This design comes from an exercise in tuning for small area and a short achievable clock period on the open sky130 flow, not from production work. The series may have gaps, and a smaller design here may also do less where the tests do not look. No functional check of the RTL was part of any run shown here.

<file path="flow/config.mk">
export PLATFORM = sky130hd
export DESIGN_NAME = butterfly_top_module_8_point
export DESIGN_NICKNAME = butterfly_top_module_8_point
export VERILOG_FILES = /design/flow/design.v
export SDC_FILE = /design/flow/constraint.sdc
export NUM_CORES = 4
export LEC_CHECK = 0
export ABC_CLOCK_PERIOD_IN_PS = 3000
export CAP_MARGIN = 20
export CORE_MARGIN = 2
export CORE_UTILIZATION = 40
export SLEW_MARGIN = 20
</file>
<file path="flow/constraint.sdc">
create_clock -name core_clock -period 10.0 [get_ports {clk}]
set_input_delay 2.0000 -clock core_clock [delete_from_list [all_inputs] [get_ports {clk}]]
set_output_delay 2.0000 -clock core_clock [all_outputs]
set_load 0.01 [all_outputs]
</file>
<file path="flow/design.v">
`timescale 1ns / 1ps
module butterfly_top_module_8_point(
    input clk,
    input rst,
    input new_input_flag,
    input [15:0] input_real0,
    input [15:0] input_real1,
    input [15:0] input_real2,
    input [15:0] input_real3,
    input [15:0] input_real4,
    input [15:0] input_real5,
    input [15:0] input_real6,
    input [15:0] input_real7,
    input [15:0] input_imag0,
    input [15:0] input_imag1,
    input [15:0] input_imag2,
    input [15:0] input_imag3,
    input [15:0] input_imag4,
    input [15:0] input_imag5,
    input [15:0] input_imag6,
    input [15:0] input_imag7,
    output [15:0] output_real0,
    output [15:0] output_real1,
    output [15:0] output_real2,
    output [15:0] output_real3,
    output [15:0] output_real4,
    output [15:0] output_real5,
    output [15:0] output_real6,
    output [15:0] output_real7,
    output [15:0] output_imag0,
    output [15:0] output_imag1,
    output [15:0] output_imag2,
    output [15:0] output_imag3,
    output [15:0] output_imag4,
    output [15:0] output_imag5,
    output [15:0] output_imag6,
    output [15:0] output_imag7,
    output fft_ready_flag
);
  wire [15:0] x0r = input_real0;
  wire [15:0] x0i = input_imag0;
  wire [15:0] x1r = input_real1;
  wire [15:0] x1i = input_imag1;
  wire [15:0] x2r = input_real2;
  wire [15:0] x2i = input_imag2;
  wire [15:0] x3r = input_real3;
  wire [15:0] x3i = input_imag3;
  wire [15:0] x4r = input_real4;
  wire [15:0] x4i = input_imag4;
  wire [15:0] x5r = input_real5;
  wire [15:0] x5i = input_imag5;
  wire [15:0] x6r = input_real6;
  wire [15:0] x6i = input_imag6;
  wire [15:0] x7r = input_real7;
  wire [15:0] x7i = input_imag7;
  wire [15:0] l1_04r_g = (~x4r[15] & (|x4r[14:0])) ? x4r - 16'd1 : {x4r[15:1], x4r[0] | (x4r[15] & ~(|x4r[14:0]))};
  wire [15:0] l1_04r_0 = x0r_p1 + l1_04r_g_p1;
  wire [15:0] l1_04r_1 = x0r_p1 - l1_04r_g_p1;
  wire [15:0] l1_04i_g = (~x4i[15] & (|x4i[14:0])) ? x4i - 16'd1 : {x4i[15:1], x4i[0] | (x4i[15] & ~(|x4i[14:0]))};
  wire [15:0] l1_04i_0 = x0i_p1 + l1_04i_g_p1;
  wire [15:0] l1_04i_1 = x0i_p1 - l1_04i_g_p1;
  wire [15:0] l1_26r_g = (~x6r[15] & (|x6r[14:0])) ? x6r - 16'd1 : {x6r[15:1], x6r[0] | (x6r[15] & ~(|x6r[14:0]))};
  wire [15:0] l1_26r_0 = x2r_p1 + l1_26r_g_p1;
  wire [15:0] l1_26r_1 = x2r_p1 - l1_26r_g_p1;
  wire [15:0] l1_26i_g = (~x6i[15] & (|x6i[14:0])) ? x6i - 16'd1 : {x6i[15:1], x6i[0] | (x6i[15] & ~(|x6i[14:0]))};
  wire [15:0] l1_26i_0 = x2i_p1 + l1_26i_g_p1;
  wire [15:0] l1_26i_1 = x2i_p1 - l1_26i_g_p1;
  wire [15:0] l1_15r_g = (~x5r[15] & (|x5r[14:0])) ? x5r - 16'd1 : {x5r[15:1], x5r[0] | (x5r[15] & ~(|x5r[14:0]))};
  wire [15:0] l1_15r_0 = x1r_p1 + l1_15r_g_p1;
  wire [15:0] l1_15r_1 = x1r_p1 - l1_15r_g_p1;
  wire [15:0] l1_15i_g = (~x5i[15] & (|x5i[14:0])) ? x5i - 16'd1 : {x5i[15:1], x5i[0] | (x5i[15] & ~(|x5i[14:0]))};
  wire [15:0] l1_15i_0 = x1i_p1 + l1_15i_g_p1;
  wire [15:0] l1_15i_1 = x1i_p1 - l1_15i_g_p1;
  wire [15:0] l1_37r_g = (~x7r[15] & (|x7r[14:0])) ? x7r - 16'd1 : {x7r[15:1], x7r[0] | (x7r[15] & ~(|x7r[14:0]))};
  wire [15:0] l1_37r_0 = x3r_p1 + l1_37r_g_p1;
  wire [15:0] l1_37r_1 = x3r_p1 - l1_37r_g_p1;
  wire [15:0] l1_37i_g = (~x7i[15] & (|x7i[14:0])) ? x7i - 16'd1 : {x7i[15:1], x7i[0] | (x7i[15] & ~(|x7i[14:0]))};
  wire [15:0] l1_37i_0 = x3i_p1 + l1_37i_g_p1;
  wire [15:0] l1_37i_1 = x3i_p1 - l1_37i_g_p1;
  wire [15:0] l2_02r_g = (~l1_26r_0[15] & (|l1_26r_0[14:0])) ? l1_26r_0 - 16'd1 : {l1_26r_0[15:1], l1_26r_0[0] | (l1_26r_0[15] & ~(|l1_26r_0[14:0]))};
  wire [15:0] l2_02r_0 = l1_04r_0_p2 + l2_02r_g_p2;
  wire [15:0] l2_02r_1 = l1_04r_0_p2 - l2_02r_g_p2;
  wire [15:0] l2_02i_g = (~l1_26i_0[15] & (|l1_26i_0[14:0])) ? l1_26i_0 - 16'd1 : {l1_26i_0[15:1], l1_26i_0[0] | (l1_26i_0[15] & ~(|l1_26i_0[14:0]))};
  wire [15:0] l2_02i_0 = l1_04i_0_p2 + l2_02i_g_p2;
  wire [15:0] l2_02i_1 = l1_04i_0_p2 - l2_02i_g_p2;
  wire [15:0] l2_46r_g = (~l1_26i_1[15] & (|l1_26i_1[14:0])) ? l1_26i_1 - 16'd1 : {l1_26i_1[15:1], l1_26i_1[0] | (l1_26i_1[15] & ~(|l1_26i_1[14:0]))};
  wire [15:0] l2_46r_0 = l1_04r_1_p2 + l2_46r_g_p2;
  wire [15:0] l2_46r_1 = l1_04r_1_p2 - l2_46r_g_p2;
  wire [15:0] l2_46i_0 = l1_04i_1_p2 + ~l1_26r_1_p2 + {15'd0, ~l1_26r_1_p2[15]};
  wire [15:0] l2_46i_1 = l1_04i_1_p2 + l1_26r_1_p2 + {15'd0, l1_26r_1_p2[15]};
  wire [15:0] l2_13r_g = (~l1_37r_0[15] & (|l1_37r_0[14:0])) ? l1_37r_0 - 16'd1 : {l1_37r_0[15:1], l1_37r_0[0] | (l1_37r_0[15] & ~(|l1_37r_0[14:0]))};
  wire [15:0] l2_13r_0 = l1_15r_0_p2 + l2_13r_g_p2;
  wire [15:0] l2_13r_1 = l1_15r_0_p2 - l2_13r_g_p2;
  wire [15:0] l2_13i_g = (~l1_37i_0[15] & (|l1_37i_0[14:0])) ? l1_37i_0 - 16'd1 : {l1_37i_0[15:1], l1_37i_0[0] | (l1_37i_0[15] & ~(|l1_37i_0[14:0]))};
  wire [15:0] l2_13i_0 = l1_15i_0_p2 + l2_13i_g_p2;
  wire [15:0] l2_13i_1 = l1_15i_0_p2 - l2_13i_g_p2;
  wire [15:0] l2_57r_g = (~l1_37i_1[15] & (|l1_37i_1[14:0])) ? l1_37i_1 - 16'd1 : {l1_37i_1[15:1], l1_37i_1[0] | (l1_37i_1[15] & ~(|l1_37i_1[14:0]))};
  wire [15:0] l2_57r_0 = l1_15r_1_p2 + l2_57r_g_p2;
  wire [15:0] l2_57r_1 = l1_15r_1_p2 - l2_57r_g_p2;
  wire [15:0] l2_57i_0 = l1_15i_1_p2 + ~l1_37r_1_p2 + {15'd0, ~l1_37r_1_p2[15]};
  wire [15:0] l2_57i_1 = l1_15i_1_p2 + l1_37r_1_p2 + {15'd0, l1_37r_1_p2[15]};
  wire [15:0] l3_04r_g = (~l2_13r_0[15] & (|l2_13r_0[14:0])) ? l2_13r_0 - 16'd1 : {l2_13r_0[15:1], l2_13r_0[0] | (l2_13r_0[15] & ~(|l2_13r_0[14:0]))};
  wire [15:0] l3_04r_0 = l2_02r_0_p3 + l3_04r_g_p3;
  wire [15:0] l3_04r_1 = l2_02r_0_p3 - l3_04r_g_p3;
  wire [15:0] l3_04i_g = (~l2_13i_0[15] & (|l2_13i_0[14:0])) ? l2_13i_0 - 16'd1 : {l2_13i_0[15:1], l2_13i_0[0] | (l2_13i_0[15] & ~(|l2_13i_0[14:0]))};
  wire [15:0] l3_04i_0 = l2_02i_0_p3 + l3_04i_g_p3;
  wire [15:0] l3_04i_1 = l2_02i_0_p3 - l3_04i_g_p3;
  wire [15:0] l3_26r_g = (~l2_13i_1[15] & (|l2_13i_1[14:0])) ? l2_13i_1 - 16'd1 : {l2_13i_1[15:1], l2_13i_1[0] | (l2_13i_1[15] & ~(|l2_13i_1[14:0]))};
  wire [15:0] l3_26r_0 = l2_02r_1_p3 + l3_26r_g_p3;
  wire [15:0] l3_26r_1 = l2_02r_1_p3 - l3_26r_g_p3;
  wire [15:0] l3_26i_0 = l2_02i_1_p3 + ~l2_13r_1_p3 + {15'd0, ~l2_13r_1_p3[15]};
  wire [15:0] l3_26i_1 = l2_02i_1_p3 + l2_13r_1_p3 + {15'd0, l2_13r_1_p3[15]};
  wire [16:0] s5 = {l2_57r_0[15],l2_57r_0} + {l2_57i_0[15],l2_57i_0};
  wire [16:0] d5 = {l2_57i_0[15],l2_57i_0} - {l2_57r_0[15],l2_57r_0};
  wire [30:0] Ps5 = $signed(s5_p3) * $signed(15'sd11585);
  wire [15:0] Ms5 = Ps5[29:14];
  wire [30:0] Pd5 = $signed(d5_p3) * $signed(15'sd11585);
  wire [15:0] Md5 = Pd5[29:14];
  wire [16:0] s7 = {l2_57r_1[15],l2_57r_1} + {l2_57i_1[15],l2_57i_1};
  wire [16:0] d7 = {l2_57i_1[15],l2_57i_1} - {l2_57r_1[15],l2_57r_1};
  wire [30:0] Ps7 = $signed(s7_p3) * $signed(15'sd11585);
  wire [15:0] Ms7 = Ps7[29:14];
  wire [30:0] Pd7 = $signed(d7_p3) * $signed(15'sd11585);
  wire [15:0] Md7 = Pd7[29:14];
  wire [0:0] nz7 = |s7[13:0];
  wire [15:0] l3_15r_0 = l2_46r_0_p4 + Ms5_p4;
  wire [15:0] l3_15r_1 = l2_46r_0_p4 - Ms5_p4;
  wire [15:0] l3_15i_0 = l2_46i_0_p4 + Md5_p4;
  wire [15:0] l3_15i_1 = l2_46i_0_p4 - Md5_p4;
  wire [15:0] l3_37r_0 = l2_46r_1_p4 + Md7_p4;
  wire [15:0] l3_37r_1 = l2_46r_1_p4 - Md7_p4;
  wire [15:0] l3_37i_0 = l2_46i_1_p4 + ~Ms7_p4 + {15'd0, ~nz7_p4};
  wire [15:0] l3_37i_1 = l2_46i_1_p4 + Ms7_p4 + {15'd0, nz7_p4};
  reg [15:0] x0r_p1;
  reg [15:0] l1_04r_g_p1;
  reg [15:0] x0i_p1;
  reg [15:0] l1_04i_g_p1;
  reg [15:0] x2r_p1;
  reg [15:0] l1_26r_g_p1;
  reg [15:0] x2i_p1;
  reg [15:0] l1_26i_g_p1;
  reg [15:0] x1r_p1;
  reg [15:0] l1_15r_g_p1;
  reg [15:0] x1i_p1;
  reg [15:0] l1_15i_g_p1;
  reg [15:0] x3r_p1;
  reg [15:0] l1_37r_g_p1;
  reg [15:0] x3i_p1;
  reg [15:0] l1_37i_g_p1;
  reg [15:0] l1_04r_0_p2;
  reg [15:0] l2_02r_g_p2;
  reg [15:0] l1_04i_0_p2;
  reg [15:0] l2_02i_g_p2;
  reg [15:0] l1_04r_1_p2;
  reg [15:0] l2_46r_g_p2;
  reg [15:0] l1_26r_1_p2;
  reg [15:0] l1_04i_1_p2;
  reg [15:0] l1_15r_0_p2;
  reg [15:0] l2_13r_g_p2;
  reg [15:0] l1_15i_0_p2;
  reg [15:0] l2_13i_g_p2;
  reg [15:0] l1_15r_1_p2;
  reg [15:0] l2_57r_g_p2;
  reg [15:0] l1_37r_1_p2;
  reg [15:0] l1_15i_1_p2;
  reg [15:0] l2_02r_0_p3;
  reg [15:0] l3_04r_g_p3;
  reg [15:0] l2_02i_0_p3;
  reg [15:0] l3_04i_g_p3;
  reg [15:0] l2_02r_1_p3;
  reg [15:0] l3_26r_g_p3;
  reg [15:0] l2_13r_1_p3;
  reg [15:0] l2_02i_1_p3;
  reg [16:0] s5_p3;
  reg [16:0] d5_p3;
  reg [16:0] s7_p3;
  reg [16:0] d7_p3;
  reg [15:0] l2_46r_0_p3;
  reg [15:0] l2_46r_0_p4;
  reg [15:0] Ms5_p4;
  reg [15:0] l2_46i_0_p3;
  reg [15:0] l2_46i_0_p4;
  reg [15:0] Md5_p4;
  reg [15:0] l2_46r_1_p3;
  reg [15:0] l2_46r_1_p4;
  reg [15:0] Md7_p4;
  reg [0:0] nz7_p3;
  reg [0:0] nz7_p4;
  reg [15:0] l2_46i_1_p3;
  reg [15:0] l2_46i_1_p4;
  reg [15:0] Ms7_p4;
  reg [15:0] l3_04r_0_p4;
  reg [15:0] l3_04r_0_p5;
  reg [15:0] l3_04i_0_p4;
  reg [15:0] l3_04i_0_p5;
  reg [15:0] l3_15r_0_p5;
  reg [15:0] l3_15i_0_p5;
  reg [15:0] l3_26r_0_p4;
  reg [15:0] l3_26r_0_p5;
  reg [15:0] l3_26i_0_p4;
  reg [15:0] l3_26i_0_p5;
  reg [15:0] l3_37r_0_p5;
  reg [15:0] l3_37i_0_p5;
  reg [15:0] l3_04r_1_p4;
  reg [15:0] l3_04r_1_p5;
  reg [15:0] l3_04i_1_p4;
  reg [15:0] l3_04i_1_p5;
  reg [15:0] l3_15r_1_p5;
  reg [15:0] l3_15i_1_p5;
  reg [15:0] l3_26r_1_p4;
  reg [15:0] l3_26r_1_p5;
  reg [15:0] l3_26i_1_p4;
  reg [15:0] l3_26i_1_p5;
  reg [15:0] l3_37r_1_p5;
  reg [15:0] l3_37i_1_p5;
  always @(posedge clk) begin
    x0r_p1 <= x0r;
    l1_04r_g_p1 <= l1_04r_g;
    x0i_p1 <= x0i;
    l1_04i_g_p1 <= l1_04i_g;
    x2r_p1 <= x2r;
    l1_26r_g_p1 <= l1_26r_g;
    x2i_p1 <= x2i;
    l1_26i_g_p1 <= l1_26i_g;
    x1r_p1 <= x1r;
    l1_15r_g_p1 <= l1_15r_g;
    x1i_p1 <= x1i;
    l1_15i_g_p1 <= l1_15i_g;
    x3r_p1 <= x3r;
    l1_37r_g_p1 <= l1_37r_g;
    x3i_p1 <= x3i;
    l1_37i_g_p1 <= l1_37i_g;
    l1_04r_0_p2 <= l1_04r_0;
    l2_02r_g_p2 <= l2_02r_g;
    l1_04i_0_p2 <= l1_04i_0;
    l2_02i_g_p2 <= l2_02i_g;
    l1_04r_1_p2 <= l1_04r_1;
    l2_46r_g_p2 <= l2_46r_g;
    l1_26r_1_p2 <= l1_26r_1;
    l1_04i_1_p2 <= l1_04i_1;
    l1_15r_0_p2 <= l1_15r_0;
    l2_13r_g_p2 <= l2_13r_g;
    l1_15i_0_p2 <= l1_15i_0;
    l2_13i_g_p2 <= l2_13i_g;
    l1_15r_1_p2 <= l1_15r_1;
    l2_57r_g_p2 <= l2_57r_g;
    l1_37r_1_p2 <= l1_37r_1;
    l1_15i_1_p2 <= l1_15i_1;
    l2_02r_0_p3 <= l2_02r_0;
    l3_04r_g_p3 <= l3_04r_g;
    l2_02i_0_p3 <= l2_02i_0;
    l3_04i_g_p3 <= l3_04i_g;
    l2_02r_1_p3 <= l2_02r_1;
    l3_26r_g_p3 <= l3_26r_g;
    l2_13r_1_p3 <= l2_13r_1;
    l2_02i_1_p3 <= l2_02i_1;
    s5_p3 <= s5;
    d5_p3 <= d5;
    s7_p3 <= s7;
    d7_p3 <= d7;
    l2_46r_0_p3 <= l2_46r_0;
    l2_46r_0_p4 <= l2_46r_0_p3;
    Ms5_p4 <= Ms5;
    l2_46i_0_p3 <= l2_46i_0;
    l2_46i_0_p4 <= l2_46i_0_p3;
    Md5_p4 <= Md5;
    l2_46r_1_p3 <= l2_46r_1;
    l2_46r_1_p4 <= l2_46r_1_p3;
    Md7_p4 <= Md7;
    nz7_p3 <= nz7;
    nz7_p4 <= nz7_p3;
    l2_46i_1_p3 <= l2_46i_1;
    l2_46i_1_p4 <= l2_46i_1_p3;
    Ms7_p4 <= Ms7;
    l3_04r_0_p4 <= l3_04r_0;
    l3_04r_0_p5 <= l3_04r_0_p4;
    l3_04i_0_p4 <= l3_04i_0;
    l3_04i_0_p5 <= l3_04i_0_p4;
    l3_15r_0_p5 <= l3_15r_0;
    l3_15i_0_p5 <= l3_15i_0;
    l3_26r_0_p4 <= l3_26r_0;
    l3_26r_0_p5 <= l3_26r_0_p4;
    l3_26i_0_p4 <= l3_26i_0;
    l3_26i_0_p5 <= l3_26i_0_p4;
    l3_37r_0_p5 <= l3_37r_0;
    l3_37i_0_p5 <= l3_37i_0;
    l3_04r_1_p4 <= l3_04r_1;
    l3_04r_1_p5 <= l3_04r_1_p4;
    l3_04i_1_p4 <= l3_04i_1;
    l3_04i_1_p5 <= l3_04i_1_p4;
    l3_15r_1_p5 <= l3_15r_1;
    l3_15i_1_p5 <= l3_15i_1;
    l3_26r_1_p4 <= l3_26r_1;
    l3_26r_1_p5 <= l3_26r_1_p4;
    l3_26i_1_p4 <= l3_26i_1;
    l3_26i_1_p5 <= l3_26i_1_p4;
    l3_37r_1_p5 <= l3_37r_1;
    l3_37i_1_p5 <= l3_37i_1;
  end
  assign output_real0 = l3_04r_0_p5;
  assign output_imag0 = l3_04i_0_p5;
  assign output_real1 = l3_15r_0_p5;
  assign output_imag1 = l3_15i_0_p5;
  assign output_real2 = l3_26r_0_p5;
  assign output_imag2 = l3_26i_0_p5;
  assign output_real3 = l3_37r_0_p5;
  assign output_imag3 = l3_37i_0_p5;
  assign output_real4 = l3_04r_1_p5;
  assign output_imag4 = l3_04i_1_p5;
  assign output_real5 = l3_15r_1_p5;
  assign output_imag5 = l3_15i_1_p5;
  assign output_real6 = l3_26r_1_p5;
  assign output_imag6 = l3_26i_1_p5;
  assign output_real7 = l3_37r_1_p5;
  assign output_imag7 = l3_37i_1_p5;
  reg [4:0] valid;
  always @(posedge clk) begin
    if (rst) valid <= 0;
    else valid <= {valid[3:0], new_input_flag};
  end
  assign fft_ready_flag = valid[4];
endmodule
</file>
<file path="flow/run.sh">
#!/bin/bash
# synth_recipe.tcl (not shown) runs the flow's synth.tcl, then flattens the netlist and writes it again
# the make line also repeats each setting of config.mk as NAME=value (left out here)
make -C /OpenROAD-flow-scripts/flow DESIGN_CONFIG=/design/flow/config.mk WORK_HOME=/design/flow/orfs CLKGATE_MAP_FILE= SYNTH_SCRIPT=/design/flow/synth_recipe.tcl finish
</file>
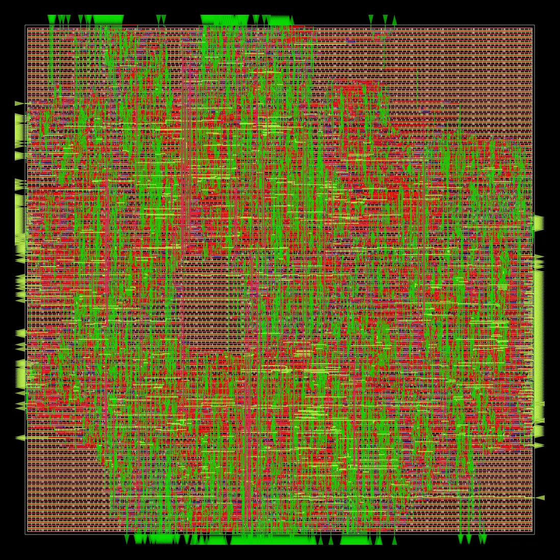
Run 1: wires after detailed routing
WL/cell: 19.3 µm
met1 wire length: 104,000 µm
via count: 61,400
met2 wire length: 110,000 µm

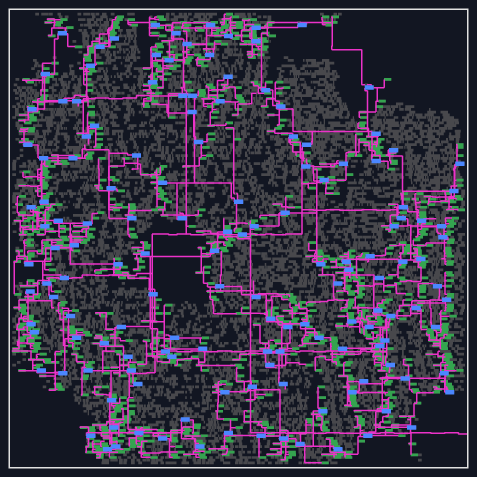
Run 1: clock network drawn from the DEF
(1 px per µm)
Magenta marks clock wires, length 17,300 µm. Green marks flip-flops, count 1,271. Blue marks cells driving clock nets, count 147.
There are 148 routed clock nets.
later-pin clock latency in the skew report: 0.83 ns
Fin Clk Skew: 0.0682 ns

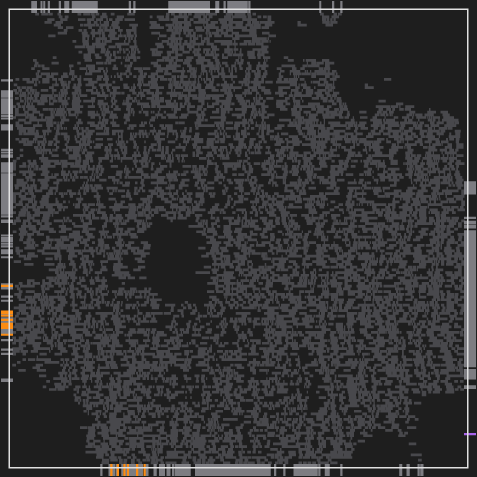
Run 1: pin map
(1 px per µm) Pins as bars across the die edge, other pins in grey.
Purple marks clk, pins 1, direction input, edge east. Orange marks output_imag2, pins 16, direction output, edge 10 west, 6 south.

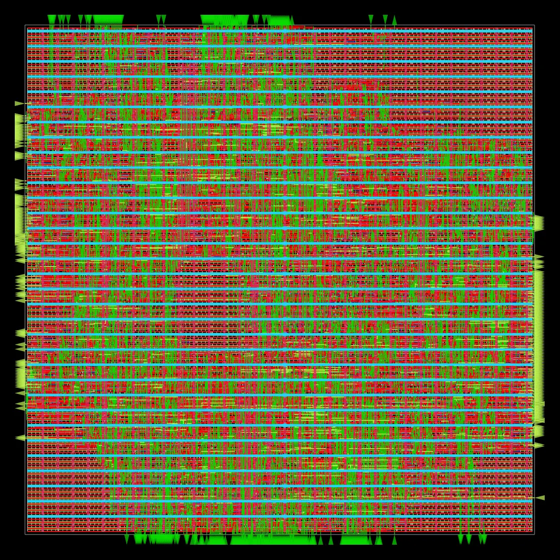
Run 1: the whole layout, all layers
Die Width: 457 µm
IO Count: 516
fin cells: 12,100
cell area after layout: 0.0951 mm²
DIE HEIGHT: 457 µm

-- run 1: per-stage QoR --
step                      cells  hold WS (ns)  utilization
after CTS                 12100         0.300        0.465
after floorplan            8848         0.310            -
final                     12100         0.301        0.465
after detailed placement  11800         0.312        0.439
after global routing      12100         0.314        0.465
after global placement    11800         0.311        0.439
-- run 1: synth_stat cells (38+ instances only) --
cell type  count
o21ai_0      257
o41ai_1       40
xnor2_1      643
o31ai_1       53
nor2_1       537
nor4_1        71
a21oi_1      468
inv_1       1296
and2_1        45
fa_1         308
dfxtp_1     1271
or3_1         74
and3_1       101
nand4_1       52
nor3_1       237
o21bai_1     105
a31oi_1       38
nand2_1      329
clkbuf_1     161
o21a_1        48
a211oi_1      80
nand3_1      158
nand2b_1     113
xor2_1       280
or4_1         39
ha_1        1290
nor2b_1      122
a21o_1        96
-- run 1: worst max-delay path, stage by stage (launching register included) --
cell and delay [ns]:
dfxtp_1 0.83, ha_1 0.40, fa_1 0.51, fa_1 0.57
fa_1 0.43, fa_1 0.49, inv_1 0.04, ha_1 0.28
ha_1 0.30, inv_1 0.07, nor3_1 0.26, nand2_1 0.08
o21ai_0 0.07, a31oi_1 0.08, a2111oi_0 0.93, o21a_1 0.23
o21a_1 0.14, nor2_1 0.05, xnor2_1 0.12
-- run 1: final cells by class --
class	count	area, µm²
diodes	3	7.51
clock buffers	182	3990
clock inverters	89	1360
fillers	19500	109000
inverters	1298	4870
multi-input cells	6074	50900
flip-flops and latches	1271	25400
well taps	2688	3360
repair buffers	516	5160
-- run 1: layer usage --
layer	vias to the layer above	global-route usage	routed length, µm
li1	30500	-	-
met1	29300	0.280	104000
met2	1338	0.372	110000
met3	314	0.0274	9550
met4	0	0.0886	9790
met5	-	0	0
-- run 1: kinds of logic after synthesis --
family	after synthesis
AOI/OAI and AO/OA	1515
xor gates and xnor gates	924
adders and majority gates	1598
buffers and inverters	1503
DFF	1271
muxes	17
and+or+nand+nor	2020
==> notes.md, run 1 <==
outcome timing/DRC/antenna clean; Post-CTS Resized 0; syn_nets 10,700; WP data required 10.68 ns; GRT overflow 0; global placer's final weighted congestion 0.952; port bufs 515; adder-cell share of the synthesized area 0.272; most common cell after layout, fill and taps aside inv_1; fin nets 11,200; final worst path period need 6.01 ns; FF-to-FF setup slack 3.99 ns; initial drt markers 3,712; Post-Syn Area 0.0821 mm²; Synth-to-Final Area Change 15.9%; max_slew headroom 0.195; worst r2r src d7_p3[16]$_DFF_P_; f_max 0.166 GHz; hold endpoint l3_26i_1_p5[14]$_DFF_P_; RSZ-0062 raised after global routing false; GRT Total Usage 0.219; Synth Flop Type dfxtp_1; final hold vios 0; CP startpoint kind register; DRT Pass-1 Iters 7; Synth cell types 107; largest family of logic cells by synthesized area adder cells; YS warnings 1; DRC viols 0; CP endpoint kind register; drt total wl 233,000 µm; antenna violations before repair 23; top post-synthesis cells by area dfxtp_1, ha_1, fa_1; Seq cells post-synth 1,271; post-route ant nets 0; biggest regs d5_p3: 17 flops, d7_p3: 17 flops; R2R depth 18; crit path capture Md7_p4[15]$_DFF_P_; first-pass GRT wire length 355,000 µm; Synth area leader dfxtp_1; Post-Synth Simple-Gate Area 0.126; asr flop ratio synth 0; clk root buf clkbuf_16; CTS Hold Bufs 0; CTS clk-pin slew, worst paths 0.06 ns; Seq/Total Area, Yosys 0.310; Hold Path Depth 0; most frequent cells in the layout inv_1, ha_1, dfxtp_1; Fin Setup TNS 0 ns; Crit Reg-Reg Endpoint Md7_p4[15]$_DFF_P_; Hold Startpoint l3_26i_1_p4[14]$_DFF_P_; vias per cell 5.07; effective utilization at floorplan 0.402; fin. max-slew vios 0; Setup WS pre-CTS 4.01 ns; TritonCTS clock tree done; largest net degree at the start of global routing 20; EDFF count, synth 0; CP startpoint d7_p3[16]$_DFF_P_; Yosys top cell area share 0.310; Clock Path Buffers 3; Tcrit/Tclk final 0.601; WS Path Type register to register; Synth Area per Inst 9.28 µm²; xor-xnor portion of the synthesized cell area 0.0987; H-Tree Level Count 4; area of placed instances 0.0898 mm²; # rows 166; final worst slack 3.99 ns; total die area 0.209 mm²; post-synthesis mux area share 0.00210; CP arrival 6.68 ns; max-cap viol count 0; Setup-failing EPs final 0; Core ar. 0.204 mm²; post-CTS setup buffer count 0; layout cells sized above 1 0.0384
Run 1, M3 wires:
(1 px per µm)
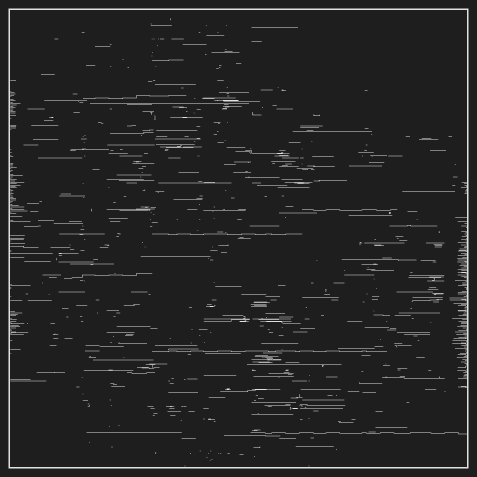

--- run 2: outline of the changes from run 1 ---
flow/design.v: 322 -> 988 lines; modules unchanged: 0
  butterfly_top_module_8_point: edited, 321 -> 987 lines
--- a/flow/config.mk
+++ b/flow/config.mk
@@ -6,7 +6,7 @@
 export NUM_CORES = 4
 export LEC_CHECK = 0
-export ABC_CLOCK_PERIOD_IN_PS = 3000
 export CAP_MARGIN = 20
 export CORE_MARGIN = 2
 export CORE_UTILIZATION = 40
+export SETUP_SLACK_MARGIN = 5
 export SLEW_MARGIN = 20
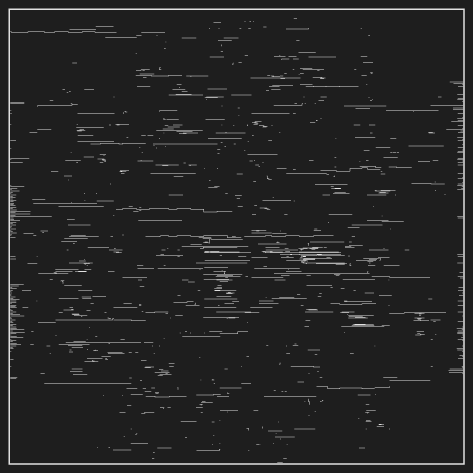
Run 2: M3 wires
(1 px per µm)
The layer holds 3.9% of the routed length. The wires run mostly horizontal. 693 nets have wire on it.
via count: 60,300
met3 usage: 0.0254
drt total wl: 232,000 µm

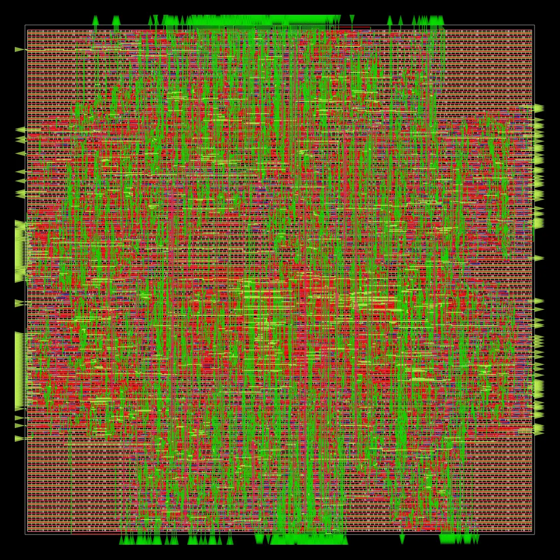
Run 2: wires after detailed routing
met2 wire length: 112,000 µm
uppermost layer routed: met4

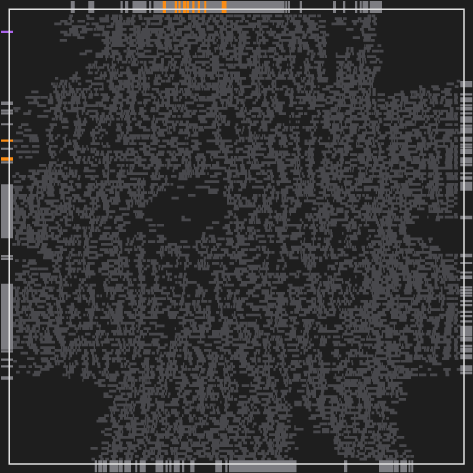
Run 2: pin map
(1 px per µm) Pins as bars across the die edge, other pins in grey.
Purple marks clk, pins 1, direction input, edge west. Orange marks output_imag2, pins 16, direction output, edge 13 north, 3 west.
All pins by edge: 183 north, 146 south, 105 west, 82 east.
DIE HEIGHT: 453 µm
port bufs: 515
Die Width: 453 µm

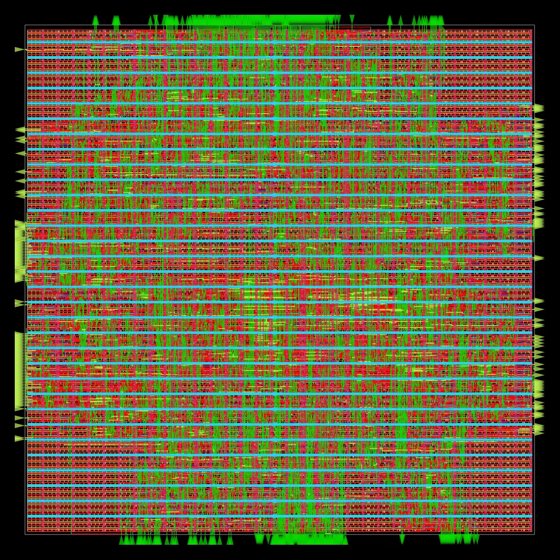
Run 2: the whole layout, all layers
# rows: 164
fin cells: 11,800
final core occ: 0.471
cell area after layout: 0.0942 mm²

==> run 2 against run 1 <==
Net effect: global-route usage up 0.19 points; count of clock-buffer cells in the layout up 14; critical path type is now input pin to register; routed wire length down 0.73%; still clean; cell count down 2.3%; first-iteration DRC count down 5.1%; cell area down 0.98%; clock skew down 0.028 ns; critical endpoint is now l1_26r_g_p1[13]$_DFF_P_; non-clock buffer count up 21.
==> notes.md, run 2 <==
syn_nets 10,100; most frequent cells in the layout dfxtp_1, inv_1, ha_1; Setup WS pre-CTS 4.11 ns; max_slew headroom 0.0303; Seq. cell area 0.0278 mm²; asr flop ratio synth 0; fin. max-slew vios 0; Compound-Gate Fraction of Synth Area 0.141; global placer's final weighted congestion 0.943; crit path max fanout 7; Post-Syn Area 0.0807 mm²; fin nets 10,600; layout cells sized above 1 0.0441; GRT Total Usage 0.221; most common cell in the synthesized netlist dfxtp_1; Post-Synth Simple-Gate Area 0.123; Inserted Clock Buffers 155; DRC viols 0; total die area 0.205 mm²; Yosys top cell area share 0.345; f_max 0.200 GHz; max-cap viol count 0; Core ar. 0.200 mm²; WL/cell 19.6 µm; effective utilization at floorplan 0.404; Seq/Total Area, Yosys 0.345; largest net degree at the start of global routing 17; antenna violations before repair 31; initial drt markers 3,521; final worst path period need 4.99 ns; Hold Slack 0.318 ns; later-pin clock latency in the skew report 0.83 ns; vias per cell 5.09; CP endpoint kind register; Setup-failing EPs final 0; xor-xnor portion of the synthesized cell area 0.0954; adder-cell share of the synthesized area 0.226; most common cell after layout, fill and taps aside dfxtp_1; CP arrival 5.69 ns; WS Path Type input pin to register; Tcrit/Tclk final 0.499; Clock Path Buffers 3; hold crit path type register to register; outcome timing/DRC/antenna clean; YS warnings 1; placed insts 11,500; final hold vios 0; Layout fillers 18,800; worst slew pin tran 1.44 ns; Synth Flop Type dfxtp_1; Fin Setup TNS 0 ns; post-route ant nets 0; GRT overflow 0; CP startpoint kind input pin; area of placed instances 0.0885 mm²; EDFF count, synth 0; H-Tree Level Count 4; first-pass GRT wire length 348,000 µm; TritonCTS clock tree done; clk root buf clkbuf_16; Seq cells post-synth 1,391; post-synthesis mux area share 0.00273; IO Count 516; vias in the first global route 59,700; Synth cell types 91; Sink Count 1,391; detailed-placement wirelength estimate 194,000 µm; post-synthesis cell count 8,572; Synth area leader dfxtp_1; final worst slack 5.01 ns; RSZ-0062 raised after global routing true; top post-synthesis cells by area dfxtp_1, ha_1, fa_1; Fin Clk Skew 0.0398 ns; Commonest cells post-synth dfxtp_1, inv_1, ha_1; DRT Pass-1 Iters 6; area of the multi-input gates 0.0476 mm²; Synth Area per Inst 9.42 µm²; largest family of logic cells by synthesized area adder cells; CTS clk-pin slew, worst paths 0.06 ns; Synth-to-Final Area Change 16.7%; WP data required 10.70 ns
-- run 2: cell types whose count changed after synthesis, moves of 31 or more --
cell / change
xnor2_1: -32
nand2_1: -33
and3_1: -35
dfxtp_1: +120
o211ai_1: +31
fa_1: +40
ha_1: -392
nor3_1: +37
inv_1: -104
nor2_1: -72
nand3_1: -41
-- run 2: critical path, cell delays in order --
cell and delay (ns):
clkdlybuf4s50_1 0.48, nor4_1 0.34, nand2_1 0.18, or3_1 0.60, or4_1 0.84, ha_1 0.31, inv_1 0.40, or3_1 0.29
nor3_1 0.08, xor2_1 0.14
-- run 2: repair_timing --
item	4_1_cts	5_1_grt
pin swaps	0	3
setup buffers	0	3
gates resized for setup	2	23
hold buffers	0	0
setup endpoints to repair	4	29
-- run 2: final timing paths --
| kind | cells after the start | end | slack, ns | from |
|---|---|---|---|---|
| min reg2reg | 0 | l2_46r_0_p4[11]$_DFF_P_ | 0.32 | l2_46r_0_p3[11]$_DFF_P_ |
| max reg2reg | 15 | ms5_yh_p4[5]$_DFF_P_ | 5.25 | l2_57r_0_p3[0]$_DFF_P_ |
| max | 10 | l1_26r_g_p1[13]$_DFF_P_ | 5.01 | input_real6[2] |
| min | 0 | l2_46r_0_p4[11]$_DFF_P_ | 0.32 | l2_46r_0_p3[11]$_DFF_P_ |
-- run 2: kinds of logic (layout without fill, tap and decap cells) --
| kind of cell | Yosys count | in the layout |
|---|---|---|
| compound gates | 1684 | 1684 |
| xor+xnor | 877 | 877 |
| fa+ha+maj | 1251 | 1251 |
| buf+inv | 1419 | 2018 |
| flops | 1391 | 1391 |
| mux | 22 | 22 |
| other cells | 0 | 19 |
| simple gates | 1928 | 1928 |
-- run 2: area by class of cell --
class / instances / share of cell area
Antenna cell: 19 / 0.000505
Clock buffer: 196 / 0.0454
Clock inverter: 83 / 0.0131
Inverter: 1202 / 0.0479
Multi-Input combinational cell: 5762 / 0.506
Sequential cell: 1391 / 0.296
Tap cell: 2656 / 0.0353
Timing Repair Buffer: 537 / 0.0565
-- run 2: per-layer routing --
metal | vias up | share of wire | GRT usage
met3 | 382 | 0.039 | 0.0254
met1 | 28600 | 0.42 | 0.268
met2 | 1459 | 0.48 | 0.382
met5 | - | 0 | 0
li1 | 29900 | - | -
met4 | 0 | 0.056 | 0.114

port drivers added, routing unchanged:
How much do the figures lean on ideal ports? The routed layouts below were timed once more, with nothing changed but the port constraints. Step 1: set_driving_cell puts a clkbuf_16 on clk and a buf_2 on each other input, an assumption about the parent block. Step 2, shift: input delay + t, output delay - t, t = (earliest + latest rising clock arrival at the registers) / 2. This alone moves slack from input paths to output paths. Three values: no drivers, after step 1, after step 2; two values: the first two.
run | shift t [ns] | slack for setup (ns) | hold slack, ns | worst slew at a driven data input, ns
run 1 | 0.886 | 3.992 / 3.992 / 3.992 | 0.301 / 0.301 / 0.301 | 0.24
run 2 | 0.907 | 5.010 / 5.073 / 4.166 | 0.318 / 0.318 / 0.318 | 0.13
After both steps setup and hold are still met in every run listed. The setup slack of run 2, which loses most, moves by +0.063 ns with the drivers and by -0.844 ns with both steps.
